Background: an optimization exercise with open tools, aiming at small area. Do not read the settings as production practice.
In this exercise RTL edits were held to simulation tests only and were not proved equivalent to the original.

### Clock tree after CTS

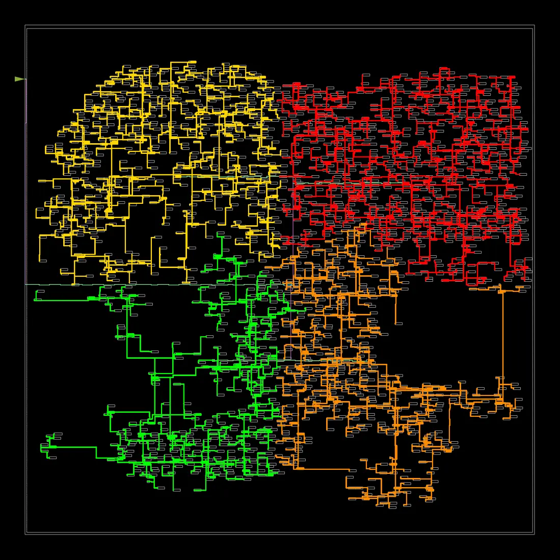
### PDN straps and rails

Pins as bars on the die edge.
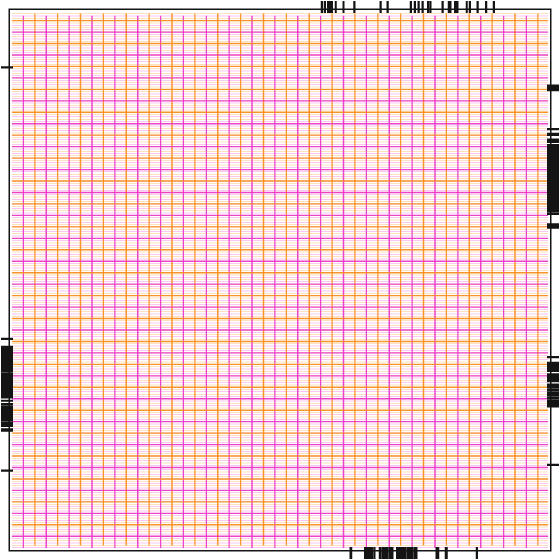
### I/O nets highlighted

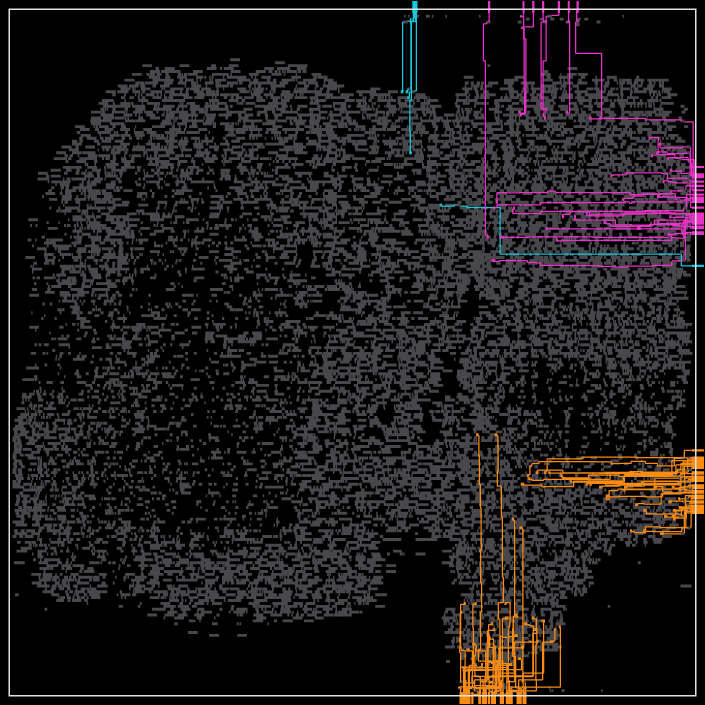
### Register map, names as in the netlist

Other sequential cells in the stronger gray, the rest of the logic in the fainter gray.
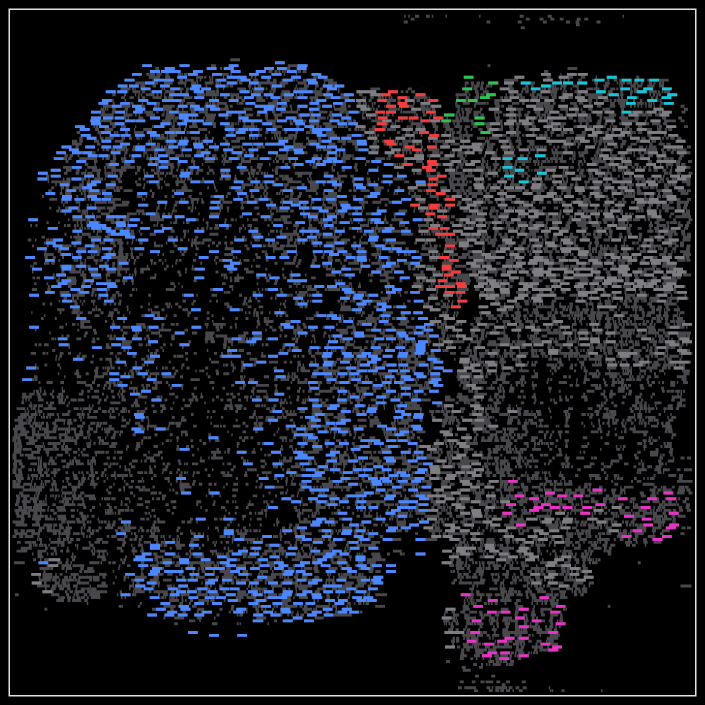
===== design/flow/config.mk =====
export PLATFORM = sky130hd
export DESIGN_NAME = axi_vga_top
export DESIGN_NICKNAME = axi_vga_top
export VERILOG_FILES = /design/flow/design.v
export SDC_FILE = /design/flow/constraint.sdc
export NUM_CORES = 4
export LEC_CHECK = 0
export CAP_MARGIN = 20
export CORE_MARGIN = 2
export CORE_UTILIZATION = 30
export SLEW_MARGIN = 20

===== design/flow/constraint.sdc =====
create_clock -name core_clock -period 10.0 [get_ports {clk_i}]
set_input_delay 2.0000 -clock core_clock [delete_from_list [all_inputs] [get_ports {clk_i}]]
set_output_delay 2.0000 -clock core_clock [all_outputs]
set_load 0.01 [all_outputs]

===== design/flow/design.v =====
package axi_vga_types_pkg;
  typedef struct packed {
    logic [1:0]  id;
    logic [63:0] addr;
    logic [7:0]  len;
    logic [2:0]  size;
    logic [1:0]  burst;
    logic        lock;
    logic [3:0]  cache;
    logic [2:0]  prot;
    logic [3:0]  qos;
    logic [3:0]  region;
    logic [5:0]  atop;
    logic [0:0]  user;
  } axi_aw_chan_t;
  typedef struct packed {
    logic [63:0] data;
    logic [7:0]  strb;
    logic        last;
    logic [0:0]  user;
  } axi_w_chan_t;
  typedef struct packed {
    logic [1:0]  id;
    logic [1:0]  resp;
    logic [0:0]  user;
  } axi_b_chan_t;
  typedef struct packed {
    logic [1:0]  id;
    logic [63:0] addr;
    logic [7:0]  len;
    logic [2:0]  size;
    logic [1:0]  burst;
    logic        lock;
    logic [3:0]  cache;
    logic [2:0]  prot;
    logic [3:0]  qos;
    logic [3:0]  region;
    logic [0:0]  user;
  } axi_ar_chan_t;
  typedef struct packed {
    logic [1:0]  id;
    logic [63:0] data;
    logic [1:0]  resp;
    logic        last;
    logic [0:0]  user;
  } axi_r_chan_t;
  typedef struct packed {
    axi_aw_chan_t aw;
    logic         aw_valid;
    axi_w_chan_t  w;
    logic         w_valid;
    logic         b_ready;
    axi_ar_chan_t ar;
    logic         ar_valid;
    logic         r_ready;
  } axi_req_t;
  typedef struct packed {
    logic         aw_ready;
    logic         ar_ready;
    logic         w_ready;
    logic         b_valid;
    axi_b_chan_t  b;
    logic         r_valid;
    axi_r_chan_t  r;
  } axi_resp_t;
  typedef struct packed {
    logic [5:0]  addr;
    logic        write;
    logic [31:0] wdata;
    logic [3:0]  wstrb;
    logic        valid;
  } reg_req_t;
  typedef struct packed {
    logic [31:0] rdata;
    logic        error;
    logic        ready;
  } reg_rsp_t;
  localparam int unsigned AxiRChanWidth = 2 + 64 + 2 + 1 + 1;
endpackage
package axi_vga_reg_pkg;
  parameter int BlockAw = 6;
  typedef struct packed {
    struct packed {
      logic        q;
    } enable;
    struct packed {
      logic        q;
    } hsync_pol;
    struct packed {
      logic        q;
    } vsync_pol;
  } axi_vga_reg2hw_control_reg_t;
  typedef struct packed {
    logic [7:0]  q;
  } axi_vga_reg2hw_clk_div_reg_t;
  typedef struct packed {
    logic [31:0] q;
  } axi_vga_reg2hw_hori_visible_size_reg_t;
  typedef struct packed {
    logic [31:0] q;
  } axi_vga_reg2hw_hori_front_porch_size_reg_t;
  typedef struct packed {
    logic [31:0] q;
  } axi_vga_reg2hw_hori_sync_size_reg_t;
  typedef struct packed {
    logic [31:0] q;
  } axi_vga_reg2hw_hori_back_porch_size_reg_t;
  typedef struct packed {
    logic [31:0] q;
  } axi_vga_reg2hw_vert_visible_size_reg_t;
  typedef struct packed {
    logic [31:0] q;
  } axi_vga_reg2hw_vert_front_porch_size_reg_t;
  typedef struct packed {
    logic [31:0] q;
  } axi_vga_reg2hw_vert_sync_size_reg_t;
  typedef struct packed {
    logic [31:0] q;
  } axi_vga_reg2hw_vert_back_porch_size_reg_t;
  typedef struct packed {
    logic [31:0] q;
  } axi_vga_reg2hw_start_addr_low_reg_t;
  typedef struct packed {
    logic [31:0] q;
  } axi_vga_reg2hw_start_addr_high_reg_t;
  typedef struct packed {
    logic [31:0] q;
  } axi_vga_reg2hw_frame_size_reg_t;
  typedef struct packed {
    logic [7:0]  q;
  } axi_vga_reg2hw_burst_len_reg_t;
  typedef struct packed {
    axi_vga_reg2hw_control_reg_t control;  
    axi_vga_reg2hw_clk_div_reg_t clk_div;  
    axi_vga_reg2hw_hori_visible_size_reg_t hori_visible_size;  
    axi_vga_reg2hw_hori_front_porch_size_reg_t hori_front_porch_size;  
    axi_vga_reg2hw_hori_sync_size_reg_t hori_sync_size;  
    axi_vga_reg2hw_hori_back_porch_size_reg_t hori_back_porch_size;  
    axi_vga_reg2hw_vert_visible_size_reg_t vert_visible_size;  
    axi_vga_reg2hw_vert_front_porch_size_reg_t vert_front_porch_size;  
    axi_vga_reg2hw_vert_sync_size_reg_t vert_sync_size;  
    axi_vga_reg2hw_vert_back_porch_size_reg_t vert_back_porch_size;  
    axi_vga_reg2hw_start_addr_low_reg_t start_addr_low;  
    axi_vga_reg2hw_start_addr_high_reg_t start_addr_high;  
    axi_vga_reg2hw_frame_size_reg_t frame_size;  
    axi_vga_reg2hw_burst_len_reg_t burst_len;  
  } axi_vga_reg2hw_t;
  parameter logic [BlockAw-1:0] AXI_VGA_CONTROL_OFFSET = 6'h 0;
  parameter logic [BlockAw-1:0] AXI_VGA_CLK_DIV_OFFSET = 6'h 4;
  parameter logic [BlockAw-1:0] AXI_VGA_HORI_VISIBLE_SIZE_OFFSET = 6'h 8;
  parameter logic [BlockAw-1:0] AXI_VGA_HORI_FRONT_PORCH_SIZE_OFFSET = 6'h c;
  parameter logic [BlockAw-1:0] AXI_VGA_HORI_SYNC_SIZE_OFFSET = 6'h 10;
  parameter logic [BlockAw-1:0] AXI_VGA_HORI_BACK_PORCH_SIZE_OFFSET = 6'h 14;
  parameter logic [BlockAw-1:0] AXI_VGA_VERT_VISIBLE_SIZE_OFFSET = 6'h 18;
  parameter logic [BlockAw-1:0] AXI_VGA_VERT_FRONT_PORCH_SIZE_OFFSET = 6'h 1c;
  parameter logic [BlockAw-1:0] AXI_VGA_VERT_SYNC_SIZE_OFFSET = 6'h 20;
  parameter logic [BlockAw-1:0] AXI_VGA_VERT_BACK_PORCH_SIZE_OFFSET = 6'h 24;
  parameter logic [BlockAw-1:0] AXI_VGA_START_ADDR_LOW_OFFSET = 6'h 28;
  parameter logic [BlockAw-1:0] AXI_VGA_START_ADDR_HIGH_OFFSET = 6'h 2c;
  parameter logic [BlockAw-1:0] AXI_VGA_FRAME_SIZE_OFFSET = 6'h 30;
  parameter logic [BlockAw-1:0] AXI_VGA_BURST_LEN_OFFSET = 6'h 34;
  typedef enum int {
    AXI_VGA_CONTROL,
    AXI_VGA_CLK_DIV,
    AXI_VGA_HORI_VISIBLE_SIZE,
    AXI_VGA_HORI_FRONT_PORCH_SIZE,
    AXI_VGA_HORI_SYNC_SIZE,
    AXI_VGA_HORI_BACK_PORCH_SIZE,
    AXI_VGA_VERT_VISIBLE_SIZE,
    AXI_VGA_VERT_FRONT_PORCH_SIZE,
    AXI_VGA_VERT_SYNC_SIZE,
    AXI_VGA_VERT_BACK_PORCH_SIZE,
    AXI_VGA_START_ADDR_LOW,
    AXI_VGA_START_ADDR_HIGH,
    AXI_VGA_FRAME_SIZE,
    AXI_VGA_BURST_LEN
  } axi_vga_id_e;
  parameter logic [55:0] AXI_VGA_PERMIT = {
    4'b 0001,  
    4'b 1111,  
    4'b 1111,  
    4'b 1111,  
    4'b 1111,  
    4'b 1111,  
    4'b 1111,  
    4'b 1111,  
    4'b 1111,  
    4'b 1111,  
    4'b 1111,  
    4'b 1111,  
    4'b 0001,  
    4'b 0001   
  };
endpackage
module prim_subreg #(
  parameter int            DW       = 32,
  parameter                SWACCESS = "RW",
  parameter logic [DW-1:0] RESVAL   = '0
) (
  input  logic          clk_i,
  input  logic          rst_ni,
  input  logic          we,
  input  logic [DW-1:0] wd,
  input  logic          de,
  input  logic [DW-1:0] d,
  output logic          qe,
  output logic [DW-1:0] q,
  output logic [DW-1:0] qs
);
  logic          wr_en;
  logic [DW-1:0] wr_data;
  assign wr_en   = we | de;
  assign wr_data = we ? wd : d;
  always_ff @(posedge clk_i or negedge rst_ni) begin
    if (!rst_ni) qe <= 1'b0;
    else         qe <= we;
  end
  always_ff @(posedge clk_i or negedge rst_ni) begin
    if (!rst_ni)    q <= RESVAL;
    else if (wr_en) q <= wr_data;
  end
  assign qs = q;
endmodule
module axi_vga_reg_top #(
  parameter int AW = 6
) (
  input logic clk_i,
  input logic rst_ni,
  input  axi_vga_types_pkg::reg_req_t reg_req_i,
  output axi_vga_types_pkg::reg_rsp_t reg_rsp_o,
  output axi_vga_reg_pkg::axi_vga_reg2hw_t reg2hw,  
  input devmode_i  
);
  localparam int DW = 32;
  localparam int DBW = DW/8;                     
  logic           reg_we;
  logic           reg_re;
  logic [axi_vga_reg_pkg::BlockAw-1:0]  reg_addr;
  logic [DW-1:0]  reg_wdata;
  logic [DBW-1:0] reg_be;
  logic [DW-1:0]  reg_rdata;
  logic           reg_error;
  logic          addrmiss, wr_err;
  logic [DW-1:0] reg_rdata_next;
  axi_vga_types_pkg::reg_req_t  reg_intf_req;
  axi_vga_types_pkg::reg_rsp_t  reg_intf_rsp;
  assign reg_intf_req = reg_req_i;
  assign reg_rsp_o = reg_intf_rsp;
  assign reg_we = reg_intf_req.valid & reg_intf_req.write;
  assign reg_re = reg_intf_req.valid & ~reg_intf_req.write;
  assign reg_addr = reg_intf_req.addr[axi_vga_reg_pkg::BlockAw-1:0];
  assign reg_wdata = reg_intf_req.wdata;
  assign reg_be = reg_intf_req.wstrb;
  assign reg_intf_rsp.rdata = reg_rdata;
  assign reg_intf_rsp.error = reg_error;
  assign reg_intf_rsp.ready = 1'b1;
  assign reg_rdata = reg_rdata_next ;
  assign reg_error = (devmode_i & addrmiss) | wr_err;
  logic control_enable_qs;
  logic control_enable_wd;
  logic control_enable_we;
  logic control_hsync_pol_qs;
  logic control_hsync_pol_wd;
  logic control_hsync_pol_we;
  logic control_vsync_pol_qs;
  logic control_vsync_pol_wd;
  logic control_vsync_pol_we;
  logic [7:0] clk_div_qs;
  logic [7:0] clk_div_wd;
  logic clk_div_we;
  logic [31:0] hori_visible_size_qs;
  logic [31:0] hori_visible_size_wd;
  logic hori_visible_size_we;
  logic [31:0] hori_front_porch_size_qs;
  logic [31:0] hori_front_porch_size_wd;
  logic hori_front_porch_size_we;
  logic [31:0] hori_sync_size_qs;
  logic [31:0] hori_sync_size_wd;
  logic hori_sync_size_we;
  logic [31:0] hori_back_porch_size_qs;
  logic [31:0] hori_back_porch_size_wd;
  logic hori_back_porch_size_we;
  logic [31:0] vert_visible_size_qs;
  logic [31:0] vert_visible_size_wd;
  logic vert_visible_size_we;
  logic [31:0] vert_front_porch_size_qs;
  logic [31:0] vert_front_porch_size_wd;
  logic vert_front_porch_size_we;
  logic [31:0] vert_sync_size_qs;
  logic [31:0] vert_sync_size_wd;
  logic vert_sync_size_we;
  logic [31:0] vert_back_porch_size_qs;
  logic [31:0] vert_back_porch_size_wd;
  logic vert_back_porch_size_we;
  logic [31:0] start_addr_low_qs;
  logic [31:0] start_addr_low_wd;
  logic start_addr_low_we;
  logic [31:0] start_addr_high_qs;
  logic [31:0] start_addr_high_wd;
  logic start_addr_high_we;
  logic [31:0] frame_size_qs;
  logic [31:0] frame_size_wd;
  logic frame_size_we;
  logic [7:0] burst_len_qs;
  logic [7:0] burst_len_wd;
  logic burst_len_we;
  prim_subreg #(
    .DW      (1),
    .SWACCESS("RW"),
    .RESVAL  (1'h0)
  ) u_control_enable (
    .clk_i   (clk_i    ),
    .rst_ni  (rst_ni  ),
    .we     (control_enable_we),
    .wd     (control_enable_wd),
    .de     (1'b0),
    .d      ('0  ),
    .qe     (),
    .q      (reg2hw.control.enable.q ),
    .qs     (control_enable_qs)
  );
  prim_subreg #(
    .DW      (1),
    .SWACCESS("RW"),
    .RESVAL  (1'h1)
  ) u_control_hsync_pol (
    .clk_i   (clk_i    ),
    .rst_ni  (rst_ni  ),
    .we     (control_hsync_pol_we),
    .wd     (control_hsync_pol_wd),
    .de     (1'b0),
    .d      ('0  ),
    .qe     (),
    .q      (reg2hw.control.hsync_pol.q ),
    .qs     (control_hsync_pol_qs)
  );
  prim_subreg #(
    .DW      (1),
    .SWACCESS("RW"),
    .RESVAL  (1'h1)
  ) u_control_vsync_pol (
    .clk_i   (clk_i    ),
    .rst_ni  (rst_ni  ),
    .we     (control_vsync_pol_we),
    .wd     (control_vsync_pol_wd),
    .de     (1'b0),
    .d      ('0  ),
    .qe     (),
    .q      (reg2hw.control.vsync_pol.q ),
    .qs     (control_vsync_pol_qs)
  );
  prim_subreg #(
    .DW      (8),
    .SWACCESS("RW"),
    .RESVAL  (8'h1)
  ) u_clk_div (
    .clk_i   (clk_i    ),
    .rst_ni  (rst_ni  ),
    .we     (clk_div_we),
    .wd     (clk_div_wd),
    .de     (1'b0),
    .d      ('0  ),
    .qe     (),
    .q      (reg2hw.clk_div.q ),
    .qs     (clk_div_qs)
  );
  prim_subreg #(
    .DW      (32),
    .SWACCESS("RW"),
    .RESVAL  (32'h1)
  ) u_hori_visible_size (
    .clk_i   (clk_i    ),
    .rst_ni  (rst_ni  ),
    .we     (hori_visible_size_we),
    .wd     (hori_visible_size_wd),
    .de     (1'b0),
    .d      ('0  ),
    .qe     (),
    .q      (reg2hw.hori_visible_size.q ),
    .qs     (hori_visible_size_qs)
  );
  prim_subreg #(
    .DW      (32),
    .SWACCESS("RW"),
    .RESVAL  (32'h1)
  ) u_hori_front_porch_size (
    .clk_i   (clk_i    ),
    .rst_ni  (rst_ni  ),
    .we     (hori_front_porch_size_we),
    .wd     (hori_front_porch_size_wd),
    .de     (1'b0),
    .d      ('0  ),
    .qe     (),
    .q      (reg2hw.hori_front_porch_size.q ),
    .qs     (hori_front_porch_size_qs)
  );
  prim_subreg #(
    .DW      (32),
    .SWACCESS("RW"),
    .RESVAL  (32'h1)
  ) u_hori_sync_size (
    .clk_i   (clk_i    ),
    .rst_ni  (rst_ni  ),
    .we     (hori_sync_size_we),
    .wd     (hori_sync_size_wd),
    .de     (1'b0),
    .d      ('0  ),
    .qe     (),
    .q      (reg2hw.hori_sync_size.q ),
    .qs     (hori_sync_size_qs)
  );
  prim_subreg #(
    .DW      (32),
    .SWACCESS("RW"),
    .RESVAL  (32'h1)
  ) u_hori_back_porch_size (
    .clk_i   (clk_i    ),
    .rst_ni  (rst_ni  ),
    .we     (hori_back_porch_size_we),
    .wd     (hori_back_porch_size_wd),
    .de     (1'b0),
    .d      ('0  ),
    .qe     (),
    .q      (reg2hw.hori_back_porch_size.q ),
    .qs     (hori_back_porch_size_qs)
  );
  prim_subreg #(
    .DW      (32),
    .SWACCESS("RW"),
    .RESVAL  (32'h1)
  ) u_vert_visible_size (
    .clk_i   (clk_i    ),
    .rst_ni  (rst_ni  ),
    .we     (vert_visible_size_we),
    .wd     (vert_visible_size_wd),
    .de     (1'b0),
    .d      ('0  ),
    .qe     (),
    .q      (reg2hw.vert_visible_size.q ),
    .qs     (vert_visible_size_qs)
  );
  prim_subreg #(
    .DW      (32),
    .SWACCESS("RW"),
    .RESVAL  (32'h1)
  ) u_vert_front_porch_size (
    .clk_i   (clk_i    ),
    .rst_ni  (rst_ni  ),
    .we     (vert_front_porch_size_we),
    .wd     (vert_front_porch_size_wd),
    .de     (1'b0),
    .d      ('0  ),
    .qe     (),
    .q      (reg2hw.vert_front_porch_size.q ),
    .qs     (vert_front_porch_size_qs)
  );
  prim_subreg #(
    .DW      (32),
    .SWACCESS("RW"),
    .RESVAL  (32'h1)
  ) u_vert_sync_size (
    .clk_i   (clk_i    ),
    .rst_ni  (rst_ni  ),
    .we     (vert_sync_size_we),
    .wd     (vert_sync_size_wd),
    .de     (1'b0),
    .d      ('0  ),
    .qe     (),
    .q      (reg2hw.vert_sync_size.q ),
    .qs     (vert_sync_size_qs)
  );
  prim_subreg #(
    .DW      (32),
    .SWACCESS("RW"),
    .RESVAL  (32'h1)
  ) u_vert_back_porch_size (
    .clk_i   (clk_i    ),
    .rst_ni  (rst_ni  ),
    .we     (vert_back_porch_size_we),
    .wd     (vert_back_porch_size_wd),
    .de     (1'b0),
    .d      ('0  ),
    .qe     (),
    .q      (reg2hw.vert_back_porch_size.q ),
    .qs     (vert_back_porch_size_qs)
  );
  prim_subreg #(
    .DW      (32),
    .SWACCESS("RW"),
    .RESVAL  (32'h0)
  ) u_start_addr_low (
    .clk_i   (clk_i    ),
    .rst_ni  (rst_ni  ),
    .we     (start_addr_low_we),
    .wd     (start_addr_low_wd),
    .de     (1'b0),
    .d      ('0  ),
    .qe     (),
    .q      (reg2hw.start_addr_low.q ),
    .qs     (start_addr_low_qs)
  );
  prim_subreg #(
    .DW      (32),
    .SWACCESS("RW"),
    .RESVAL  (32'h0)
  ) u_start_addr_high (
    .clk_i   (clk_i    ),
    .rst_ni  (rst_ni  ),
    .we     (start_addr_high_we),
    .wd     (start_addr_high_wd),
    .de     (1'b0),
    .d      ('0  ),
    .qe     (),
    .q      (reg2hw.start_addr_high.q ),
    .qs     (start_addr_high_qs)
  );
  prim_subreg #(
    .DW      (32),
    .SWACCESS("RW"),
    .RESVAL  (32'h0)
  ) u_frame_size (
    .clk_i   (clk_i    ),
    .rst_ni  (rst_ni  ),
    .we     (frame_size_we),
    .wd     (frame_size_wd),
    .de     (1'b0),
    .d      ('0  ),
    .qe     (),
    .q      (reg2hw.frame_size.q ),
    .qs     (frame_size_qs)
  );
  prim_subreg #(
    .DW      (8),
    .SWACCESS("RW"),
    .RESVAL  (8'h0)
  ) u_burst_len (
    .clk_i   (clk_i    ),
    .rst_ni  (rst_ni  ),
    .we     (burst_len_we),
    .wd     (burst_len_wd),
    .de     (1'b0),
    .d      ('0  ),
    .qe     (),
    .q      (reg2hw.burst_len.q ),
    .qs     (burst_len_qs)
  );
  logic [13:0] addr_hit;
  always_comb begin
    addr_hit = '0;
    addr_hit[ 0] = (reg_addr == axi_vga_reg_pkg::AXI_VGA_CONTROL_OFFSET);
    addr_hit[ 1] = (reg_addr == axi_vga_reg_pkg::AXI_VGA_CLK_DIV_OFFSET);
    addr_hit[ 2] = (reg_addr == axi_vga_reg_pkg::AXI_VGA_HORI_VISIBLE_SIZE_OFFSET);
    addr_hit[ 3] = (reg_addr == axi_vga_reg_pkg::AXI_VGA_HORI_FRONT_PORCH_SIZE_OFFSET);
    addr_hit[ 4] = (reg_addr == axi_vga_reg_pkg::AXI_VGA_HORI_SYNC_SIZE_OFFSET);
    addr_hit[ 5] = (reg_addr == axi_vga_reg_pkg::AXI_VGA_HORI_BACK_PORCH_SIZE_OFFSET);
    addr_hit[ 6] = (reg_addr == axi_vga_reg_pkg::AXI_VGA_VERT_VISIBLE_SIZE_OFFSET);
    addr_hit[ 7] = (reg_addr == axi_vga_reg_pkg::AXI_VGA_VERT_FRONT_PORCH_SIZE_OFFSET);
    addr_hit[ 8] = (reg_addr == axi_vga_reg_pkg::AXI_VGA_VERT_SYNC_SIZE_OFFSET);
    addr_hit[ 9] = (reg_addr == axi_vga_reg_pkg::AXI_VGA_VERT_BACK_PORCH_SIZE_OFFSET);
    addr_hit[10] = (reg_addr == axi_vga_reg_pkg::AXI_VGA_START_ADDR_LOW_OFFSET);
    addr_hit[11] = (reg_addr == axi_vga_reg_pkg::AXI_VGA_START_ADDR_HIGH_OFFSET);
    addr_hit[12] = (reg_addr == axi_vga_reg_pkg::AXI_VGA_FRAME_SIZE_OFFSET);
    addr_hit[13] = (reg_addr == axi_vga_reg_pkg::AXI_VGA_BURST_LEN_OFFSET);
  end
  assign addrmiss = (reg_re || reg_we) ? ~|addr_hit : 1'b0 ;
  always_comb begin
    wr_err = (reg_we &
              ((addr_hit[ 0] & (|(axi_vga_reg_pkg::AXI_VGA_PERMIT[4*0 +: 4] & ~reg_be))) |
               (addr_hit[ 1] & (|(axi_vga_reg_pkg::AXI_VGA_PERMIT[4*1 +: 4] & ~reg_be))) |
               (addr_hit[ 2] & (|(axi_vga_reg_pkg::AXI_VGA_PERMIT[4*2 +: 4] & ~reg_be))) |
               (addr_hit[ 3] & (|(axi_vga_reg_pkg::AXI_VGA_PERMIT[4*3 +: 4] & ~reg_be))) |
               (addr_hit[ 4] & (|(axi_vga_reg_pkg::AXI_VGA_PERMIT[4*4 +: 4] & ~reg_be))) |
               (addr_hit[ 5] & (|(axi_vga_reg_pkg::AXI_VGA_PERMIT[4*5 +: 4] & ~reg_be))) |
               (addr_hit[ 6] & (|(axi_vga_reg_pkg::AXI_VGA_PERMIT[4*6 +: 4] & ~reg_be))) |
               (addr_hit[ 7] & (|(axi_vga_reg_pkg::AXI_VGA_PERMIT[4*7 +: 4] & ~reg_be))) |
               (addr_hit[ 8] & (|(axi_vga_reg_pkg::AXI_VGA_PERMIT[4*8 +: 4] & ~reg_be))) |
               (addr_hit[ 9] & (|(axi_vga_reg_pkg::AXI_VGA_PERMIT[4*9 +: 4] & ~reg_be))) |
               (addr_hit[10] & (|(axi_vga_reg_pkg::AXI_VGA_PERMIT[4*10 +: 4] & ~reg_be))) |
               (addr_hit[11] & (|(axi_vga_reg_pkg::AXI_VGA_PERMIT[4*11 +: 4] & ~reg_be))) |
               (addr_hit[12] & (|(axi_vga_reg_pkg::AXI_VGA_PERMIT[4*12 +: 4] & ~reg_be))) |
               (addr_hit[13] & (|(axi_vga_reg_pkg::AXI_VGA_PERMIT[4*13 +: 4] & ~reg_be)))));
  end
  assign control_enable_we = addr_hit[0] & reg_we & !reg_error;
  assign control_enable_wd = reg_wdata[0];
  assign control_hsync_pol_we = addr_hit[0] & reg_we & !reg_error;
  assign control_hsync_pol_wd = reg_wdata[1];
  assign control_vsync_pol_we = addr_hit[0] & reg_we & !reg_error;
  assign control_vsync_pol_wd = reg_wdata[2];
  assign clk_div_we = addr_hit[1] & reg_we & !reg_error;
  assign clk_div_wd = reg_wdata[7:0];
  assign hori_visible_size_we = addr_hit[2] & reg_we & !reg_error;
  assign hori_visible_size_wd = reg_wdata[31:0];
  assign hori_front_porch_size_we = addr_hit[3] & reg_we & !reg_error;
  assign hori_front_porch_size_wd = reg_wdata[31:0];
  assign hori_sync_size_we = addr_hit[4] & reg_we & !reg_error;
  assign hori_sync_size_wd = reg_wdata[31:0];
  assign hori_back_porch_size_we = addr_hit[5] & reg_we & !reg_error;
  assign hori_back_porch_size_wd = reg_wdata[31:0];
  assign vert_visible_size_we = addr_hit[6] & reg_we & !reg_error;
  assign vert_visible_size_wd = reg_wdata[31:0];
  assign vert_front_porch_size_we = addr_hit[7] & reg_we & !reg_error;
  assign vert_front_porch_size_wd = reg_wdata[31:0];
  assign vert_sync_size_we = addr_hit[8] & reg_we & !reg_error;
  assign vert_sync_size_wd = reg_wdata[31:0];
  assign vert_back_porch_size_we = addr_hit[9] & reg_we & !reg_error;
  assign vert_back_porch_size_wd = reg_wdata[31:0];
  assign start_addr_low_we = addr_hit[10] & reg_we & !reg_error;
  assign start_addr_low_wd = reg_wdata[31:0];
  assign start_addr_high_we = addr_hit[11] & reg_we & !reg_error;
  assign start_addr_high_wd = reg_wdata[31:0];
  assign frame_size_we = addr_hit[12] & reg_we & !reg_error;
  assign frame_size_wd = reg_wdata[31:0];
  assign burst_len_we = addr_hit[13] & reg_we & !reg_error;
  assign burst_len_wd = reg_wdata[7:0];
  always_comb begin
    reg_rdata_next = '0;
    unique case (1'b1)
      addr_hit[0]: begin
        reg_rdata_next[0] = control_enable_qs;
        reg_rdata_next[1] = control_hsync_pol_qs;
        reg_rdata_next[2] = control_vsync_pol_qs;
      end
      addr_hit[1]: begin
        reg_rdata_next[7:0] = clk_div_qs;
      end
      addr_hit[2]: begin
        reg_rdata_next[31:0] = hori_visible_size_qs;
      end
      addr_hit[3]: begin
        reg_rdata_next[31:0] = hori_front_porch_size_qs;
      end
      addr_hit[4]: begin
        reg_rdata_next[31:0] = hori_sync_size_qs;
      end
      addr_hit[5]: begin
        reg_rdata_next[31:0] = hori_back_porch_size_qs;
      end
      addr_hit[6]: begin
        reg_rdata_next[31:0] = vert_visible_size_qs;
      end
      addr_hit[7]: begin
        reg_rdata_next[31:0] = vert_front_porch_size_qs;
      end
      addr_hit[8]: begin
        reg_rdata_next[31:0] = vert_sync_size_qs;
      end
      addr_hit[9]: begin
        reg_rdata_next[31:0] = vert_back_porch_size_qs;
      end
      addr_hit[10]: begin
        reg_rdata_next[31:0] = start_addr_low_qs;
      end
      addr_hit[11]: begin
        reg_rdata_next[31:0] = start_addr_high_qs;
      end
      addr_hit[12]: begin
        reg_rdata_next[31:0] = frame_size_qs;
      end
      addr_hit[13]: begin
        reg_rdata_next[7:0] = burst_len_qs;
      end
      default: begin
        reg_rdata_next = '1;
      end
    endcase
  end
  logic unused_wdata;
  logic unused_be;
  assign unused_wdata = ^reg_wdata;
  assign unused_be = ^reg_be;
endmodule
module axi_vga_timing_fsm #(
  parameter int unsigned RedWidth     = 5,
  parameter int unsigned GreenWidth   = 6,
  parameter int unsigned BlueWidth    = 5,
  parameter int unsigned HCountWidth  = 32,
  parameter int unsigned VCountWidth  = 32
)(
  input logic                     clk_i,
  input logic                     rst_ni,
  input logic                     fsm_en_i,
  input axi_vga_reg_pkg::axi_vga_reg2hw_t reg2hw_i,
  input logic  [RedWidth-1:0]     red_i,
  input logic  [GreenWidth-1:0]   green_i,
  input logic  [BlueWidth-1:0]    blue_i,
  input logic                     valid_i,
  output logic                    ready_o,
  output logic                    hsync_o,
  output logic                    vsync_o,
  output logic [RedWidth-1:0]     red_o,
  output logic [GreenWidth-1:0]   green_o,
  output logic [BlueWidth-1:0]    blue_o
);
  typedef enum logic [1:0] {VISIBLE, FRONT_PORCH, SYNC, BACK_PORCH} axi_vga_state_t;
  logic [HCountWidth-1:0] hcounter_q, hcounter_d;
  logic [VCountWidth-1:0] vcounter_q, vcounter_d;
  axi_vga_state_t hstate_q, hstate_d, vstate_q, vstate_d;
  logic visible;
  logic fsm_en;
  logic [31:0] h_visible_size, h_front_size, h_sync_size, h_back_size;
  logic [31:0] v_visible_size, v_front_size, v_sync_size, v_back_size;
  assign red_o    = (visible & valid_i) ? red_i : 'b0;
  assign green_o  = (visible & valid_i) ? green_i : 'b0;
  assign blue_o   = (visible & valid_i) ? blue_i :'b0;
  assign hsync_o  = reg2hw_i.control.hsync_pol.q ? hstate_q == SYNC : ~(hstate_q == SYNC);
  assign vsync_o  = reg2hw_i.control.vsync_pol.q ? vstate_q == SYNC : ~(vstate_q == SYNC);
  assign visible = (hstate_q == VISIBLE) & (vstate_q == VISIBLE);
  assign ready_o = visible & fsm_en;
  assign fsm_en = reg2hw_i.control.enable.q & fsm_en_i;
  assign h_visible_size = reg2hw_i.hori_visible_size.q;
  assign h_front_size   = reg2hw_i.hori_front_porch_size.q;
  assign h_sync_size    = reg2hw_i.hori_sync_size.q;
  assign h_back_size    = reg2hw_i.hori_back_porch_size.q;
  assign v_visible_size = reg2hw_i.vert_visible_size.q;
  assign v_front_size   = reg2hw_i.vert_front_porch_size.q;
  assign v_sync_size    = reg2hw_i.vert_sync_size.q;
  assign v_back_size    = reg2hw_i.vert_back_porch_size.q;
  always_comb begin
    hcounter_d  = hcounter_q;
    hstate_d    = hstate_q;
    if (fsm_en) begin
      hcounter_d  = hcounter_q - 1;
      unique case (hstate_q)
        VISIBLE: begin
          if (hcounter_q == 1) begin
            hcounter_d = h_front_size;
            hstate_d = FRONT_PORCH;
          end
        end
        FRONT_PORCH: begin
          if (hcounter_q == 1) begin
            hcounter_d = h_sync_size;
            hstate_d = SYNC;
          end
        end
        SYNC: begin
          if (hcounter_q == 1) begin
            hcounter_d = h_back_size;
            hstate_d = BACK_PORCH;
          end
        end
        BACK_PORCH: begin
          if (hcounter_q == 1) begin
            hcounter_d  = h_visible_size;
            hstate_d    = VISIBLE;
          end
        end
        default: begin
          hstate_d = VISIBLE;
        end
      endcase
    end else if (!reg2hw_i.control.enable.q) begin
      hcounter_d = 1;
      hstate_d   = BACK_PORCH;
    end
  end
  always_comb begin
    vstate_d    = vstate_q;
    vcounter_d  = vcounter_q;
    if (fsm_en && hstate_q == BACK_PORCH && hcounter_q == 1) begin
      vcounter_d  = vcounter_q - 1;
      unique case (vstate_q)
        VISIBLE: begin
          if (vcounter_q == 1) begin
            vcounter_d = v_front_size;
            vstate_d = FRONT_PORCH;
          end
        end
        FRONT_PORCH: begin
          if (vcounter_q == 1) begin
            vcounter_d = v_sync_size;
            vstate_d = SYNC;
          end
        end
        SYNC: begin
          if (vcounter_q == 1) begin
            vcounter_d = v_back_size;
            vstate_d = BACK_PORCH;
          end
        end
        BACK_PORCH: begin
          if (vcounter_q == 1) begin
            vcounter_d  = v_visible_size;
            vstate_d    = VISIBLE;
          end
        end
        default: begin
          vstate_d = VISIBLE;
        end
      endcase
    end else if (!reg2hw_i.control.enable.q) begin
      vcounter_d = 1;
      vstate_d   = BACK_PORCH;
    end
  end
  always_ff @(posedge clk_i, negedge rst_ni) begin
    if(!rst_ni) begin
      hcounter_q  <= 'd1;
      vcounter_q  <= 'd1;
      hstate_q    <= BACK_PORCH;
      vstate_q    <= BACK_PORCH;
    end else begin
      hcounter_q  <= hcounter_d;
      vcounter_q  <= vcounter_d;
      hstate_q    <= hstate_d;
      vstate_q    <= vstate_d;
    end
  end
endmodule
module axi_vga_fetcher #(
  parameter int unsigned RedWidth     = 5,
  parameter int unsigned GreenWidth   = 6,
  parameter int unsigned BlueWidth    = 5,
  parameter int unsigned AXIAddrWidth = 64,
  parameter int unsigned AXIDataWidth = 64,
  parameter int unsigned AXIStrbWidth = 8
)(
  input logic                     clk_i,
  input logic                     rst_ni,
  input logic                     enable_i,
  output axi_vga_types_pkg::axi_req_t  axi_req_o,
  input  axi_vga_types_pkg::axi_resp_t axi_resp_i,
  input  logic [63:0]             start_addr_i,
  input  logic [31:0]             frame_size_i,
  input  logic [7:0]              burst_len_i,
  output logic [RedWidth-1:0]     red_o,
  output logic [GreenWidth-1:0]   green_o,
  output logic [BlueWidth-1:0]    blue_o,
  output logic                    valid_o,
  input  logic                    ready_i
);
  localparam int unsigned AXIStrbWidthClog2 = $clog2(AXIStrbWidth);
  localparam int unsigned PixelWidth = RedWidth + GreenWidth + BlueWidth;
  logic [15:0] offset_q, offset_d;
  typedef enum logic       {R_IDLE, REQ} req_state_t;
  typedef enum logic       {ACCEPT, A_IDLE} accept_state_t;
  req_state_t req_state_q, req_state_d;
  accept_state_t accept_state_q, accept_state_d;
  axi_vga_types_pkg::axi_req_t axi_req;
  axi_vga_types_pkg::axi_resp_t axi_resp;
  logic [AXIAddrWidth-1:0] addr_page_mask, start_addr;
  logic [AXIAddrWidth-1:0] req_addr_q, req_addr_d;
  logic [AXIDataWidth-1:0] new_beat_data_q, new_beat_data_d;
  logic [AXIDataWidth-1:0] old_beat_data_q, old_beat_data_d;
  logic [AXIAddrWidth-1:0] frame_start_q, frame_start_d;
  logic [31:0] frame_size_q, frame_size_d, remaining_len;
  logic [7:0]  burst_len_q, burst_len_d, last_len_d, last_len_q;
  logic resp_last_q;
  logic first_req_q, first_req_d;
  logic init_done_q, init_done_d;
  logic process_started_q, process_started_d, process_started_last;
  logic valid_q, valid_d;
  assign valid_o = valid_q;
  assign axi_req_o = axi_req;
  assign axi_resp = axi_resp_i;
  assign axi_req.aw = '0;
  assign axi_req.aw_valid = '0;
  assign axi_req.w = '0;
  assign axi_req.w_valid = '0;
  assign axi_req.b_ready = '0;
  localparam int ZeroRepl = (AXIAddrWidth > 64) ? AXIAddrWidth - 64 : 0;
  assign start_addr = (AXIAddrWidth <= 64) ?
      start_addr_i[AXIAddrWidth-1:0] : {{ZeroRepl{1'b0}}, start_addr_i};
  localparam int PageRemainingBits = AXIAddrWidth - 12;
  assign addr_page_mask = {{PageRemainingBits{1'b1}}, 12'h0};
  assign remaining_len  = frame_size_q-(req_addr_q-frame_start_q);
  assign blue_o   = old_beat_data_q[offset_q[AXIStrbWidthClog2+3-1:0] +:BlueWidth];
  assign green_o  = old_beat_data_q[offset_q[AXIStrbWidthClog2+3-1:0] + BlueWidth +:GreenWidth];
  assign red_o    = old_beat_data_q[offset_q[AXIStrbWidthClog2+3-1:0]
      + BlueWidth + GreenWidth +:RedWidth];
  always_comb begin
    frame_start_d     = frame_start_q;
    frame_size_d      = frame_size_q;
    burst_len_d       = burst_len_q;
    last_len_d        = last_len_q;
    first_req_d       = first_req_q;
    req_state_d       = req_state_q;
    req_addr_d        = req_addr_q;
    axi_req.ar        = '0;
    axi_req.ar.addr   = req_addr_q;
    axi_req.ar.burst  = 2'b01;     
    axi_req.ar.cache  = 4'b0010;
    axi_req.ar.id     = '0;        
    axi_req.ar.size   = AXIStrbWidthClog2[2:0];
    axi_req.ar_valid  = 1'b0;
    unique case (req_state_q)
      REQ: begin
        if(enable_i) begin
          axi_req.ar_valid = 1'b1;
          if(remaining_len > (burst_len_q+1)*AXIStrbWidth) begin
            if(req_addr_q[AXIAddrWidth-1:12] ==
                ((req_addr_q + (burst_len_q+1)*AXIStrbWidth) >> 12)) begin
              axi_req.ar.len = burst_len_q;
              last_len_d     = burst_len_q;
            end else begin
              axi_req.ar.len =
                ((((req_addr_q + 4096) & addr_page_mask) - req_addr_q) >> AXIStrbWidthClog2)-1;
              last_len_d     =
                ((((req_addr_q + 4096) & addr_page_mask) - req_addr_q) >> AXIStrbWidthClog2)-1;
            end
          end else begin
            if(req_addr_q[AXIAddrWidth-1:12] == ((req_addr_q + remaining_len) >> 12)) begin
              axi_req.ar.len = (remaining_len >> AXIStrbWidthClog2)-1;
              last_len_d     = (remaining_len >> AXIStrbWidthClog2)-1;
            end else begin
              axi_req.ar.len =
                ((((req_addr_q + 4096) & addr_page_mask) - req_addr_q) >> AXIStrbWidthClog2)-1;
              last_len_d     =
                ((((req_addr_q + 4096) & addr_page_mask) - req_addr_q) >> AXIStrbWidthClog2)-1;
            end
          end
          if(axi_resp.ar_ready) begin
            req_state_d = R_IDLE;
          end
        end else begin
          axi_req.ar_valid = 1'b0;
          first_req_d   = 1'b1;
          frame_start_d = start_addr;
          frame_size_d  = frame_size_i;
          burst_len_d   = burst_len_i;
          req_addr_d    = start_addr;
        end
      end
      R_IDLE: begin
        axi_req.ar_valid = 1'b0;
        if(enable_i) begin
          if((axi_resp.r_valid & axi_resp.r.last & !resp_last_q) | first_req_q) begin
            req_state_d = REQ;
            first_req_d = 1'b0;
            if((req_addr_q >= frame_start_q+frame_size_q-((last_len_q+1)*AXIStrbWidth))) begin
              frame_start_d = start_addr;
              frame_size_d = frame_size_i;
              burst_len_d = burst_len_i;
              req_addr_d = start_addr;
            end else begin
              req_addr_d = req_addr_q + ((last_len_q+1)*AXIStrbWidth);
            end
          end
        end else begin
          req_state_d = REQ;
        end
      end
      default: begin
        req_state_d = REQ;
      end
    endcase
  end
  always_comb begin
    accept_state_d = accept_state_q;
    axi_req.r_ready = 1'b0;
    new_beat_data_d = new_beat_data_q;
    unique case (accept_state_q)
      ACCEPT: begin
        axi_req.r_ready = 1'b1;
        if(axi_resp.r_valid) begin  
          new_beat_data_d = axi_resp.r.data;  
          if((offset_q >> (AXIStrbWidthClog2+3)) > 1) begin
            accept_state_d = ACCEPT;
          end else accept_state_d = A_IDLE;
        end
        if(!enable_i) begin
          accept_state_d = ACCEPT;
        end
      end
      A_IDLE: begin
        axi_req.r_ready = 1'b0;
        if((process_started_q & !process_started_last) | !enable_i) begin
          accept_state_d = ACCEPT;
        end
      end
      default: begin
        accept_state_d = ACCEPT;
      end
    endcase
  end
  always_comb begin
    valid_d           = valid_q;
    init_done_d       = init_done_q;
    old_beat_data_d   = old_beat_data_q;
    process_started_d = process_started_q;
    if(!enable_i) begin
      valid_d = 1'b0;
      init_done_d = 1'b0;
    end else begin
      if(!init_done_q & axi_resp.r_valid) begin
        if(offset_q == AXIDataWidth) begin
          valid_d = 1'b1;
        end else begin
          valid_d = 1'b0;
        end
        old_beat_data_d   = axi_resp.r.data;
        process_started_d = 1'b1;
        init_done_d       = 1'b1;
      end
      if(init_done_q) begin
        process_started_d = 1'b0;
        if(ready_i) begin
          if(offset_q[AXIStrbWidthClog2+3-1:0] == AXIDataWidth-PixelWidth) begin
            old_beat_data_d   = new_beat_data_q;
            process_started_d = 1'b1;
            if(offset_q == AXIDataWidth-PixelWidth) begin
              valid_d = 1'b1;
            end else begin
              valid_d = 1'b0;
            end
          end
        end
      end
    end
  end
  always_comb begin
    offset_d = offset_q;
    if(enable_i) begin
      if(ready_i) begin
        offset_d = offset_q + PixelWidth;  
        if ((accept_state_q == ACCEPT) & (axi_resp.r_valid) & (offset_q >= AXIDataWidth)) begin
          offset_d = offset_q - AXIDataWidth + PixelWidth;
        end
      end else if
          ((accept_state_q == ACCEPT) & (axi_resp.r_valid) & (offset_q >= AXIDataWidth)) begin
        offset_d = offset_q - AXIDataWidth;
      end
    end else begin
      offset_d = AXIDataWidth[15:0];
    end
  end
  always_ff @(posedge clk_i, negedge rst_ni) begin
    if(!rst_ni) begin
      frame_start_q           <= '0;
      frame_size_q            <= '0;
      burst_len_q             <= '0;
      last_len_q              <= '0;
      first_req_q             <= 1'b1;
      req_state_q             <= REQ;
      req_addr_q              <= '0;
      init_done_q             <= 0;
      process_started_q       <= 0;
      process_started_last    <= 0;
      valid_q                 <= 0;
      accept_state_q          <= ACCEPT;
      old_beat_data_q         <= '0;
      new_beat_data_q         <= '0;
      offset_q                <= AXIDataWidth[15:0];
      resp_last_q             <= 1'b0;
    end else begin
      frame_start_q           <= frame_start_d;
      frame_size_q            <= frame_size_d;
      burst_len_q             <= burst_len_d;
      last_len_q              <= last_len_d;
      first_req_q             <= first_req_d;
      req_state_q             <= req_state_d;
      req_addr_q              <= req_addr_d;
      init_done_q             <= init_done_d;
      process_started_q       <= process_started_d;
      process_started_last    <= process_started_q;
      valid_q                 <= valid_d;
      accept_state_q          <= accept_state_d;
      old_beat_data_q         <= old_beat_data_d;
      new_beat_data_q         <= new_beat_data_d;
      offset_q                <= offset_d;
      resp_last_q             <= axi_resp.r.last;
    end
  end
endmodule
module stream_fifo #(
  parameter int unsigned DEPTH = 8,
  parameter int unsigned WIDTH = 8,
  localparam int unsigned AddrDepth = (DEPTH > 1) ? $clog2(DEPTH) : 1
) (
  input  logic             clk_i,
  input  logic             rst_ni,
  input  logic [WIDTH-1:0] data_i,
  input  logic             valid_i,
  output logic             ready_o,
  output logic [WIDTH-1:0] data_o,
  output logic             valid_o,
  input  logic             ready_i
);
  logic [AddrDepth-1:0] read_pointer_n, read_pointer_q, write_pointer_n, write_pointer_q;
  logic [AddrDepth:0]   status_cnt_n, status_cnt_q;
  logic [DEPTH-1:0][WIDTH-1:0] mem_n, mem_q;
  logic                 full, empty, push, pop, gate_clock;
  assign full    = (status_cnt_q == DEPTH[AddrDepth:0]);
  assign empty   = (status_cnt_q == 0);
  assign push    = valid_i & ~full;
  assign pop     = ready_i & ~empty;
  assign ready_o = ~full;
  assign valid_o = ~empty;
  assign data_o  = mem_q[read_pointer_q];
  always_comb begin
    read_pointer_n  = read_pointer_q;
    write_pointer_n = write_pointer_q;
    status_cnt_n    = status_cnt_q;
    mem_n           = mem_q;
    gate_clock      = 1'b1;
    if (push) begin
      mem_n[write_pointer_q] = data_i;
      gate_clock = 1'b0;
      if (write_pointer_q == DEPTH[AddrDepth-1:0] - 1) write_pointer_n = '0;
      else write_pointer_n = write_pointer_q + 1;
      status_cnt_n = status_cnt_q + 1;
    end
    if (pop) begin
      if (read_pointer_n == DEPTH[AddrDepth-1:0] - 1) read_pointer_n = '0;
      else read_pointer_n = read_pointer_q + 1;
      status_cnt_n = status_cnt_q - 1;
    end
    if (push && pop) status_cnt_n = status_cnt_q;
  end
  always_ff @(posedge clk_i or negedge rst_ni) begin
    if (!rst_ni) begin
      read_pointer_q  <= '0;
      write_pointer_q <= '0;
      status_cnt_q    <= '0;
    end else begin
      read_pointer_q  <= read_pointer_n;
      write_pointer_q <= write_pointer_n;
      status_cnt_q    <= status_cnt_n;
    end
  end
  always_ff @(posedge clk_i or negedge rst_ni) begin
    if (!rst_ni) begin
      mem_q <= '0;
    end else if (!gate_clock) begin
      mem_q <= mem_n;
    end
  end
endmodule
module stream_join #(
  parameter int unsigned N_INP = 2
) (
  input  logic [N_INP-1:0] inp_valid_i,
  output logic [N_INP-1:0] inp_ready_o,
  output logic             oup_valid_o,
  input  logic             oup_ready_i
);
  assign oup_valid_o = &inp_valid_i;
  assign inp_ready_o = {N_INP{oup_valid_o & oup_ready_i}};
endmodule
module axi_burst_splitter #(
  parameter int unsigned MaxTxns = 4
) (
  input  logic                            clk_i,
  input  logic                            rst_ni,
  input  axi_vga_types_pkg::axi_req_t     slv_req_i,
  output axi_vga_types_pkg::axi_resp_t    slv_resp_o,
  output axi_vga_types_pkg::axi_req_t     mst_req_o,
  input  axi_vga_types_pkg::axi_resp_t    mst_resp_i
);
  localparam int unsigned PtrW = (MaxTxns > 1) ? $clog2(MaxTxns) : 1;
  typedef enum logic {IDLE, BUSY} state_t;
  state_t                           state_q, state_d;
  axi_vga_types_pkg::axi_ar_chan_t  ax_q, ax_d;
  logic [7:0]                       beats_q, beats_d;      
  logic [MaxTxns-1:0][7:0]          len_q;
  logic [PtrW-1:0]                  wptr_q, rptr_q;
  logic [PtrW:0]                    cnt_q;
  logic [7:0]                       rbeat_q;               
  logic                             push, pop, full, r_hs;
  assign full = (cnt_q == MaxTxns[PtrW:0]);
  assign r_hs = mst_resp_i.r_valid & slv_req_i.r_ready;
  assign pop  = r_hs & (rbeat_q == len_q[rptr_q]);
  always_comb begin
    mst_req_o          = '0;
    mst_req_o.r_ready  = slv_req_i.r_ready;
    slv_resp_o         = '0;
    slv_resp_o.r_valid = mst_resp_i.r_valid;
    slv_resp_o.r       = mst_resp_i.r;
    slv_resp_o.r.last  = (rbeat_q == len_q[rptr_q]);
    state_d = state_q;
    ax_d    = ax_q;
    beats_d = beats_q;
    push    = 1'b0;
    unique case (state_q)
      IDLE: begin
        if (slv_req_i.ar_valid && !full) begin
          mst_req_o.ar        = slv_req_i.ar;
          mst_req_o.ar.len    = '0;
          mst_req_o.ar_valid  = 1'b1;
          if (mst_resp_i.ar_ready) begin
            slv_resp_o.ar_ready = 1'b1;
            push = 1'b1;
            if (slv_req_i.ar.len != '0) begin
              ax_d         = slv_req_i.ar;
              ax_d.addr    = {slv_req_i.ar.addr[63:3] + 61'd1, 3'b000};
              beats_d      = slv_req_i.ar.len;
              state_d      = BUSY;
            end
          end
        end
      end
      BUSY: begin
        mst_req_o.ar       = ax_q;
        mst_req_o.ar.len   = '0;
        mst_req_o.ar_valid = 1'b1;
        if (mst_resp_i.ar_ready) begin
          ax_d.addr = ax_q.addr + 64'd8;
          beats_d   = beats_q - 8'd1;
          if (beats_q == 8'd1) state_d = IDLE;
        end
      end
      default: state_d = IDLE;
    endcase
  end
  always_ff @(posedge clk_i or negedge rst_ni) begin
    if (!rst_ni) begin
      state_q <= IDLE;
      ax_q    <= '0;
      beats_q <= '0;
      len_q   <= '0;
      wptr_q  <= '0;
      rptr_q  <= '0;
      cnt_q   <= '0;
      rbeat_q <= '0;
    end else begin
      state_q <= state_d;
      ax_q    <= ax_d;
      beats_q <= beats_d;
      if (push) begin
        len_q[wptr_q] <= slv_req_i.ar.len;
        wptr_q        <= (wptr_q == PtrW'(MaxTxns - 1)) ? '0 : wptr_q + 1;
      end
      if (pop) rptr_q <= (rptr_q == PtrW'(MaxTxns - 1)) ? '0 : rptr_q + 1;
      if (push && !pop)      cnt_q <= cnt_q + 1;
      else if (pop && !push) cnt_q <= cnt_q - 1;
      if (r_hs) rbeat_q <= pop ? 8'd0 : rbeat_q + 8'd1;
    end
  end
endmodule
module axi_vga #(
  parameter int unsigned RedWidth     = 5,
  parameter int unsigned GreenWidth   = 6,
  parameter int unsigned BlueWidth    = 5,
  parameter int unsigned HCountWidth  = 32,
  parameter int unsigned VCountWidth  = 32,
  parameter int unsigned AXIAddrWidth = 64,
  parameter int unsigned AXIDataWidth = 64,
  parameter int unsigned AXIIdWidth   = 2,
  parameter int unsigned AXIUserWidth = 1,
  parameter int unsigned AXIStrbWidth = 8,
  parameter int unsigned BufferDepth  = 16,
  parameter int unsigned MaxReadTxns  = 24
)(
  input logic                     clk_i,
  input logic                     rst_ni,
  input  axi_vga_types_pkg::reg_req_t  reg_req_i,
  output axi_vga_types_pkg::reg_rsp_t  reg_rsp_o,
  output axi_vga_types_pkg::axi_req_t  axi_req_o,
  input  axi_vga_types_pkg::axi_resp_t axi_resp_i,
  output logic                    hsync_o,
  output logic                    vsync_o,
  output logic [RedWidth-1:0]     red_o,
  output logic [GreenWidth-1:0]   green_o,
  output logic [BlueWidth-1:0]    blue_o
);
  localparam int unsigned CounterWidth = $clog2(BufferDepth + 32'd1);
  typedef logic[CounterWidth-1:0] counter_t;
  logic [7:0] clk_div;
  logic [7:0] clk_cnt_d, clk_cnt_q;
  axi_vga_reg_pkg::axi_vga_reg2hw_t reg2hw;
  axi_vga_types_pkg::axi_req_t  axi_req,  axi_req_split;
  axi_vga_types_pkg::axi_resp_t axi_resp, axi_resp_split;
  logic     read_completed;
  logic     credit_valid;
  logic     credit_ready;
  counter_t counter_d, counter_q;
  logic [RedWidth-1:0]   red;
  logic [GreenWidth-1:0] green;
  logic [BlueWidth-1:0]  blue;
  logic valid, ready;
  assign clk_div = |reg2hw.clk_div.q ? reg2hw.clk_div.q : 1;
  assign clk_cnt_d = (clk_cnt_q < (clk_div-1)) ? clk_cnt_q + 8'b0000_0001 : 8'b0;
  axi_vga_reg_top #(
    .AW             ( 6                   )
  ) i_axi_vga_register_file (
    .clk_i,
    .rst_ni,
    .reg_req_i,
    .reg_rsp_o,
    .reg2hw         ( reg2hw              ),  
    .devmode_i      ( '1                  )   
  );
  axi_vga_timing_fsm #(
    .RedWidth       ( RedWidth            ),
    .GreenWidth     ( GreenWidth          ),
    .BlueWidth      ( BlueWidth           ),
    .HCountWidth    ( HCountWidth         ),
    .VCountWidth    ( VCountWidth         )
  ) i_axi_vga_timing_fsm (
    .clk_i,
    .rst_ni,
    .fsm_en_i       ( clk_cnt_q == 0      ),
    .reg2hw_i       ( reg2hw              ),
    .red_i          ( red                 ),
    .green_i        ( green               ),
    .blue_i         ( blue                ),
    .valid_i        ( valid               ),
    .ready_o        ( ready               ),
    .hsync_o,
    .vsync_o,
    .red_o,
    .green_o,
    .blue_o
  );
  axi_vga_fetcher #(
    .RedWidth       ( RedWidth            ),
    .GreenWidth     ( GreenWidth          ),
    .BlueWidth      ( BlueWidth           ),
    .AXIAddrWidth   ( AXIAddrWidth        ),
    .AXIDataWidth   ( AXIDataWidth        ),
    .AXIStrbWidth   ( AXIStrbWidth        )
  ) i_axi_vga_fetcher (
    .clk_i,
    .rst_ni,
    .enable_i       ( reg2hw.control.enable.q),
    .axi_req_o      ( axi_req             ),
    .axi_resp_i     ( axi_resp            ),
    .start_addr_i   ( {reg2hw.start_addr_high.q, reg2hw.start_addr_low.q}),
    .frame_size_i   ( reg2hw.frame_size.q ),
    .burst_len_i    ( reg2hw.burst_len.q  ),
    .red_o          ( red                 ),
    .green_o        ( green               ),
    .blue_o         ( blue                ),
    .valid_o        ( valid               ),
    .ready_i        ( ready               )
  );
  axi_burst_splitter #(
      .MaxTxns      ( 32'd4         )
  ) i_axi_burst_splitter (
      .clk_i,
      .rst_ni,
      .slv_req_i  ( axi_req        ),
      .slv_resp_o ( axi_resp       ),
      .mst_req_o  ( axi_req_split  ),
      .mst_resp_i ( axi_resp_split )
  );
  assign axi_req_o.aw       = axi_req_split.aw;
  assign axi_req_o.aw_valid = axi_req_split.aw_valid;
  assign axi_req_o.w        = axi_req_split.w;
  assign axi_req_o.w_valid  = axi_req_split.w_valid;
  assign axi_req_o.b_ready  = axi_req_split.b_ready;
  assign axi_req_o.ar       = axi_req_split.ar;
  assign axi_resp_split.aw_ready = axi_resp_i.aw_ready;
  assign axi_resp_split.w_ready  = axi_resp_i.w_ready;
  assign axi_resp_split.b_valid  = axi_resp_i.b_valid;
  assign axi_resp_split.b        = axi_resp_i.b;
  stream_fifo #(
    .DEPTH      ( BufferDepth + 32'd1 ),  
    .WIDTH      ( axi_vga_types_pkg::AxiRChanWidth )
  ) i_stream_fifo (
    .clk_i,
    .rst_ni,
    .data_i     ( axi_resp_i.r           ),
    .valid_i    ( axi_resp_i.r_valid     ),
    .ready_o    ( axi_req_o.r_ready      ),
    .data_o     ( axi_resp_split.r       ),
    .valid_o    ( axi_resp_split.r_valid ),
    .ready_i    ( axi_req_split.r_ready  )
  );
  stream_join #(
    .N_INP ( 32'd2 )
  ) i_stream_join (
    .inp_valid_i ( {credit_valid, axi_req_split.ar_valid } ),
    .inp_ready_o ( {credit_ready, axi_resp_split.ar_ready} ),
    .oup_valid_o ( axi_req_o.ar_valid                      ),
    .oup_ready_i ( axi_resp_i.ar_ready                     )
  );
  assign read_completed = axi_resp_split.r.last & axi_req_split.r_ready & axi_resp_split.r_valid;
  always_comb begin : proc_credit_counter
    counter_d    = counter_q;
    credit_valid = 1'b0;
    if (read_completed) begin
      counter_d = counter_d - 32'd1;
    end
    if (counter_d < BufferDepth) begin
      credit_valid = 1'b1;
      counter_d = credit_ready ? counter_d + 32'd1 : counter_d;
    end
  end
  always_ff @(posedge clk_i or negedge rst_ni) begin
    if (!rst_ni) begin
      clk_cnt_q <= '0;
      counter_q <= '0;
    end else begin
      clk_cnt_q <= clk_cnt_d;
      counter_q <= counter_d;
    end
  end
endmodule
module axi_vga_top (
  input  logic        clk_i,
  input  logic        rst_ni,
  input  logic        reg_valid_i,
  input  logic        reg_write_i,
  input  logic [5:0]  reg_addr_i,
  input  logic [31:0] reg_wdata_i,
  input  logic [3:0]  reg_wstrb_i,
  output logic [31:0] reg_rdata_o,
  output logic        reg_error_o,
  output logic        reg_ready_o,
  output logic        ar_valid_o,
  input  logic        ar_ready_i,
  output logic [63:0] ar_addr_o,
  output logic [7:0]  ar_len_o,
  output logic [2:0]  ar_size_o,
  output logic [1:0]  ar_burst_o,
  output logic [3:0]  ar_cache_o,
  input  logic        r_valid_i,
  output logic        r_ready_o,
  input  logic [63:0] r_data_i,
  input  logic        r_last_i,
  output logic        hsync_o,
  output logic        vsync_o,
  output logic [4:0]  red_o,
  output logic [5:0]  green_o,
  output logic [4:0]  blue_o
);
  axi_vga_types_pkg::reg_req_t  reg_req;
  axi_vga_types_pkg::reg_rsp_t  reg_rsp;
  axi_vga_types_pkg::axi_req_t  axi_req;
  axi_vga_types_pkg::axi_resp_t axi_resp;
  always_comb begin
    reg_req       = '0;
    reg_req.valid = reg_valid_i;
    reg_req.write = reg_write_i;
    reg_req.addr  = reg_addr_i;
    reg_req.wdata = reg_wdata_i;
    reg_req.wstrb = reg_wstrb_i;
    axi_resp          = '0;
    axi_resp.ar_ready = ar_ready_i;
    axi_resp.r_valid  = r_valid_i;
    axi_resp.r.data   = r_data_i;
    axi_resp.r.last   = r_last_i;
  end
  assign reg_rdata_o = reg_rsp.rdata;
  assign reg_error_o = reg_rsp.error;
  assign reg_ready_o = reg_rsp.ready;
  assign ar_valid_o  = axi_req.ar_valid;
  assign ar_addr_o   = axi_req.ar.addr;
  assign ar_len_o    = axi_req.ar.len;
  assign ar_size_o   = axi_req.ar.size;
  assign ar_burst_o  = axi_req.ar.burst;
  assign ar_cache_o  = axi_req.ar.cache;
  assign r_ready_o   = axi_req.r_ready;
  axi_vga #(
    .RedWidth     ( 5  ),
    .GreenWidth   ( 6  ),
    .BlueWidth    ( 5  ),
    .HCountWidth  ( 32 ),
    .VCountWidth  ( 32 ),
    .AXIAddrWidth ( 64 ),
    .AXIDataWidth ( 64 ),
    .AXIIdWidth   ( 2  ),
    .AXIUserWidth ( 1  ),
    .AXIStrbWidth ( 8  ),
    .BufferDepth  ( 16 ),
    .MaxReadTxns  ( 24 )
  ) i_axi_vga (
    .clk_i,
    .rst_ni,
    .reg_req_i  ( reg_req  ),
    .reg_rsp_o  ( reg_rsp  ),
    .axi_req_o  ( axi_req  ),
    .axi_resp_i ( axi_resp ),
    .hsync_o,
    .vsync_o,
    .red_o,
    .green_o,
    .blue_o
  );
endmodule

===== design/flow/run.sh =====
#!/bin/bash
# synth_recipe.tcl (not shown) runs the flow's synth.tcl, then flattens the netlist and writes it again
# the make line also repeats each setting of config.mk as NAME=value (left out here)
make -C /OpenROAD-flow-scripts/flow DESIGN_CONFIG=/design/flow/config.mk WORK_HOME=/design/flow/orfs CLKGATE_MAP_FILE= SYNTH_SCRIPT=/design/flow/synth_recipe.tcl finish

==> results.txt <==
Netlist cell types -> 99
Num CTS Buffers -> 233
IO buf count -> 233
WL final -> 773 mm
Clock Skew -> 0.115 ns
antenna violations before repair -> 109
Area Overhead vs Synth -> 17.3%
remaining global-route overflow -> 0
area leader, netlist -> dfrtp_1
Die X -> 641 um
status -> no timing/DRC/antenna violations
Worst setup SP type -> register
Post-DP HPWL -> 577 mm
Hold Path End -> i_axi_vga.i_axi_vga_fetcher.process_started_last
via count -> 120979
CTS Buffer Depth -> 4
root buf cell -> clkbuf_16
Critical Path Fanout Max -> 16
Worst-Skew Late Latency -> 1.02 ns
1st-pass router iterations -> 10
die height -> 641 um
Hold/Removal Path Class -> reg2reg
vias in the first global route -> 112237
global-route wire length before repair -> 1030 mm
Post-CTS Hold Buffers -> 0
top_reg_cell synth -> dfrtp_1
Synth Register Bits -> 2015
final core utilization -> 35.4%
DRC viols -> 0
Synth async-reset ratio -> 100%
ANT nets after route -> 0
Final setup viols -> 0
## Picture notes: 'Clock tree after CTS'
H-tree levels: 4
clock sink total: 2015
FFs & Latches: 2015

## Picture notes: 'PDN straps and rails'
- VSS: magenta
- VDD: orange
- signal pins: 248
- met4 straps: 46

## Picture notes: 'I/O nets highlighted'
- `blue_o`: cyan (bits 5; direction output; edge 4 top, 1 right; end cells 5; buffers 5; wire 672 um)
- `reg_rdata_o`: magenta (bits 32; direction output; edge 25 right, 7 top; end cells 32; buffers 32; wire 3450 um)
- `ar_addr_o`: orange (bits 64; direction output; edge 33 bottom, 31 right; end cells 64; buffers 64; wire 5810 um)

## Picture notes: 'Register map, names as in the netlist'
- `i_axi_vga.i_stream_fifo.mem_q`: blue (flops 1105)
- `i_axi_vga.i_axi_burst_splitter.ax_q`: magenta (flops 62; where lower right)
- `i_axi_vga.i_axi_vga_fetcher.offset_q`: green (flops 12)
- `i_axi_vga.i_axi_vga_timing_fsm.hcounter_q`: cyan (flops 32; where upper right)
- `i_axi_vga.i_axi_vga_fetcher.old_beat_data_q`: red (flops 64)

==> area by class of cell <==
class,instances,area [sq um]
Fill cell,41023,260000
Timing Repair Buffer,939,8350
Clock inverter,92,1210
Inverter,369,1390
Clock buffer,335,6660
Tap cell,5405,6760
Sequential cell,2015,50500
Multi-Input combinational cell,9569,67700
Antenna cell,106,265
==> registers in the layout (all words and copies together), names as in the netlist, 62 cells and up <==
signal                                       flops
i_axi_vga.i_axi_burst_splitter.ax_q             62
i_axi_vga.i_axi_vga_fetcher.old_beat_data_q     64
i_axi_vga.i_axi_vga_fetcher.req_addr_q          64
i_axi_vga.i_axi_vga_fetcher.frame_start_q       64
i_axi_vga.i_stream_fifo.mem_q                 1105
i_axi_vga.i_axi_vga_fetcher.new_beat_data_q     64
==> logic make-up after synthesis <==
| family | share of synthesized area, % |
|---|---|
| flops | 41.5 |
| compound gates | 21.4 |
| xor+xnor | 2.41 |
| mux | 12.3 |
| buf+inv | 4.16 |
| other cells | 0.00617 |
| simple gates | 14.4 |
| fa+ha+maj | 3.90 |
==> placed cells by master (no fill, tap or decap), drive strengths merged, types with 211 or more instances in the layout <==
cell,count
mux4,406
nand3,371
clkdlybuf4s50,232
inv,368
nand2,2092
clkbuf,336
a21oi,526
a22o,477
nor2,850
ha,308
dfrtp,1995
buf,706
mux2,407
a22oi,290
nor3,211
o21ai,1449
==> worst max-delay path, cell delays in order, from the launching register on <==
cell      delay [ns]
dfrtp_1         0.36
buf_4           0.19
fa_1            0.51
inv_1           0.05
ha_1            0.37
nand4_1         0.21
nor3_1          0.20
o211ai_1        0.29
nand4_1         0.27
nand4_1         0.26
a21boi_0        0.40
nor2_1          0.10
ha_1            0.48
xor2_2          0.22
nor3_1          0.07
a2111o_1        0.40
or4_1           0.51
or4_1           0.57
nor4_2          0.16
nand4_1         0.11
or4_1           0.83
mux2i_1         0.30
nand4b_2        0.16
and3b_1         0.29
o21ai_4         0.66
buf_4           0.34
o221a_4         0.19
==> routing by layer <==
metal | up-vias | GRT usage, % | share of wire (%)
li1 | 48079 | - | -
met1 | 61121 | 43.6 | 37
met2 | 9252 | 52.0 | 41
met3 | 2495 | 14.9 | 13
met4 | 32 | 30.0 | 10
met5 | - | 0.295 | 0.057
==> metrics by stage <==
step	hold slack [ns]	cell area, sq um	instances
after global placement	0.385	134000	18281
after CTS	0.404	142000	18709
after detailed placement	0.389	134000	18282
after global routing	0.422	143000	18739
final	0.416	143000	18830
after floorplan	0.375	122000	12885
==> cell usage after synthesis (all sizes together), types with 23 or more instances <==
master     n
clkbuf   753
a211oi    51
fa        44
nor2     850
a21oi    526
o21a      40
nand2   2092
nor3     211
buf      179
o211ai    83
o221ai   143
nor2b     55
nor4      44
dfrtp   1995
mux2i    121
a22oi    290
ha       308
o21bai    32
o221a     53
xnor2    162
a221oi    57
mux4     406
a31oi    101
nand2b    68
a32o      25
and3      74
inv      366
nand3b    27
mux2     407
nand3    371
o22ai    101
o31ai     32
o21ai   1449
and2      33
xor2     171
a221o     51
a22o     477
nor3b     23
a222oi    58
or3       43
a32oi     26
nand4     90
or2       27
a21o     105
==> worst max-delay path by stage <==
stage	startpoint	end	slack, ns	cells past startpoint
after detailed placement	i_axi_vga.i_axi_vga_fetcher.req_addr_q[2]	i_axi_vga.i_axi_burst_splitter.ax_q[34]	1.42	23
after global routing	i_axi_vga.i_axi_vga_fetcher.last_len_q[0]	i_axi_vga.i_axi_vga_fetcher.frame_start_q[18]	0.67	33
after CTS	i_axi_vga.i_axi_vga_fetcher.last_len_q[0]	i_axi_vga.i_axi_vga_fetcher.frame_start_q[63]	1.38	32
after floorplan	i_axi_vga.i_axi_vga_fetcher.last_len_q[0]	i_axi_vga.i_axi_vga_fetcher.burst_len_q[1]	2.90	31
after global placement	i_axi_vga.i_axi_vga_fetcher.req_addr_q[2]	i_axi_vga.i_axi_burst_splitter.ax_q[34]	1.50	23
final	i_axi_vga.i_axi_vga_fetcher.req_addr_q[10]	i_axi_vga.i_axi_burst_splitter.ax_q[89]	1.29	26

## afterwards: timing with drivers on the ports
The flow's constraints put no driver on any port. The routed layout listed below was extracted and timed again, unchanged, in two steps. Step 1 assumes that a clkbuf_16 drives the clock port and a buf_2 every other input. Step 2 times the ports against the registers' clock, not the clock port: input delays grow and output delays shrink by t, the midpoint of the rising clock arrivals with the driver on. a / b / c = no drivers / after step 1 / after step 2; a / b = the first two.
t (ns): 1.083
setup slack, ns: 1.290 / 1.290 / 1.290
hold WS [ns]: 0.416 / 0.416 / 0.416
worst slew at a driven data input, ns: 0.09
After both steps this run still meets setup and hold. The setup slack of this run moves by 0.000 ns with the drivers and by 0.000 ns with both steps.
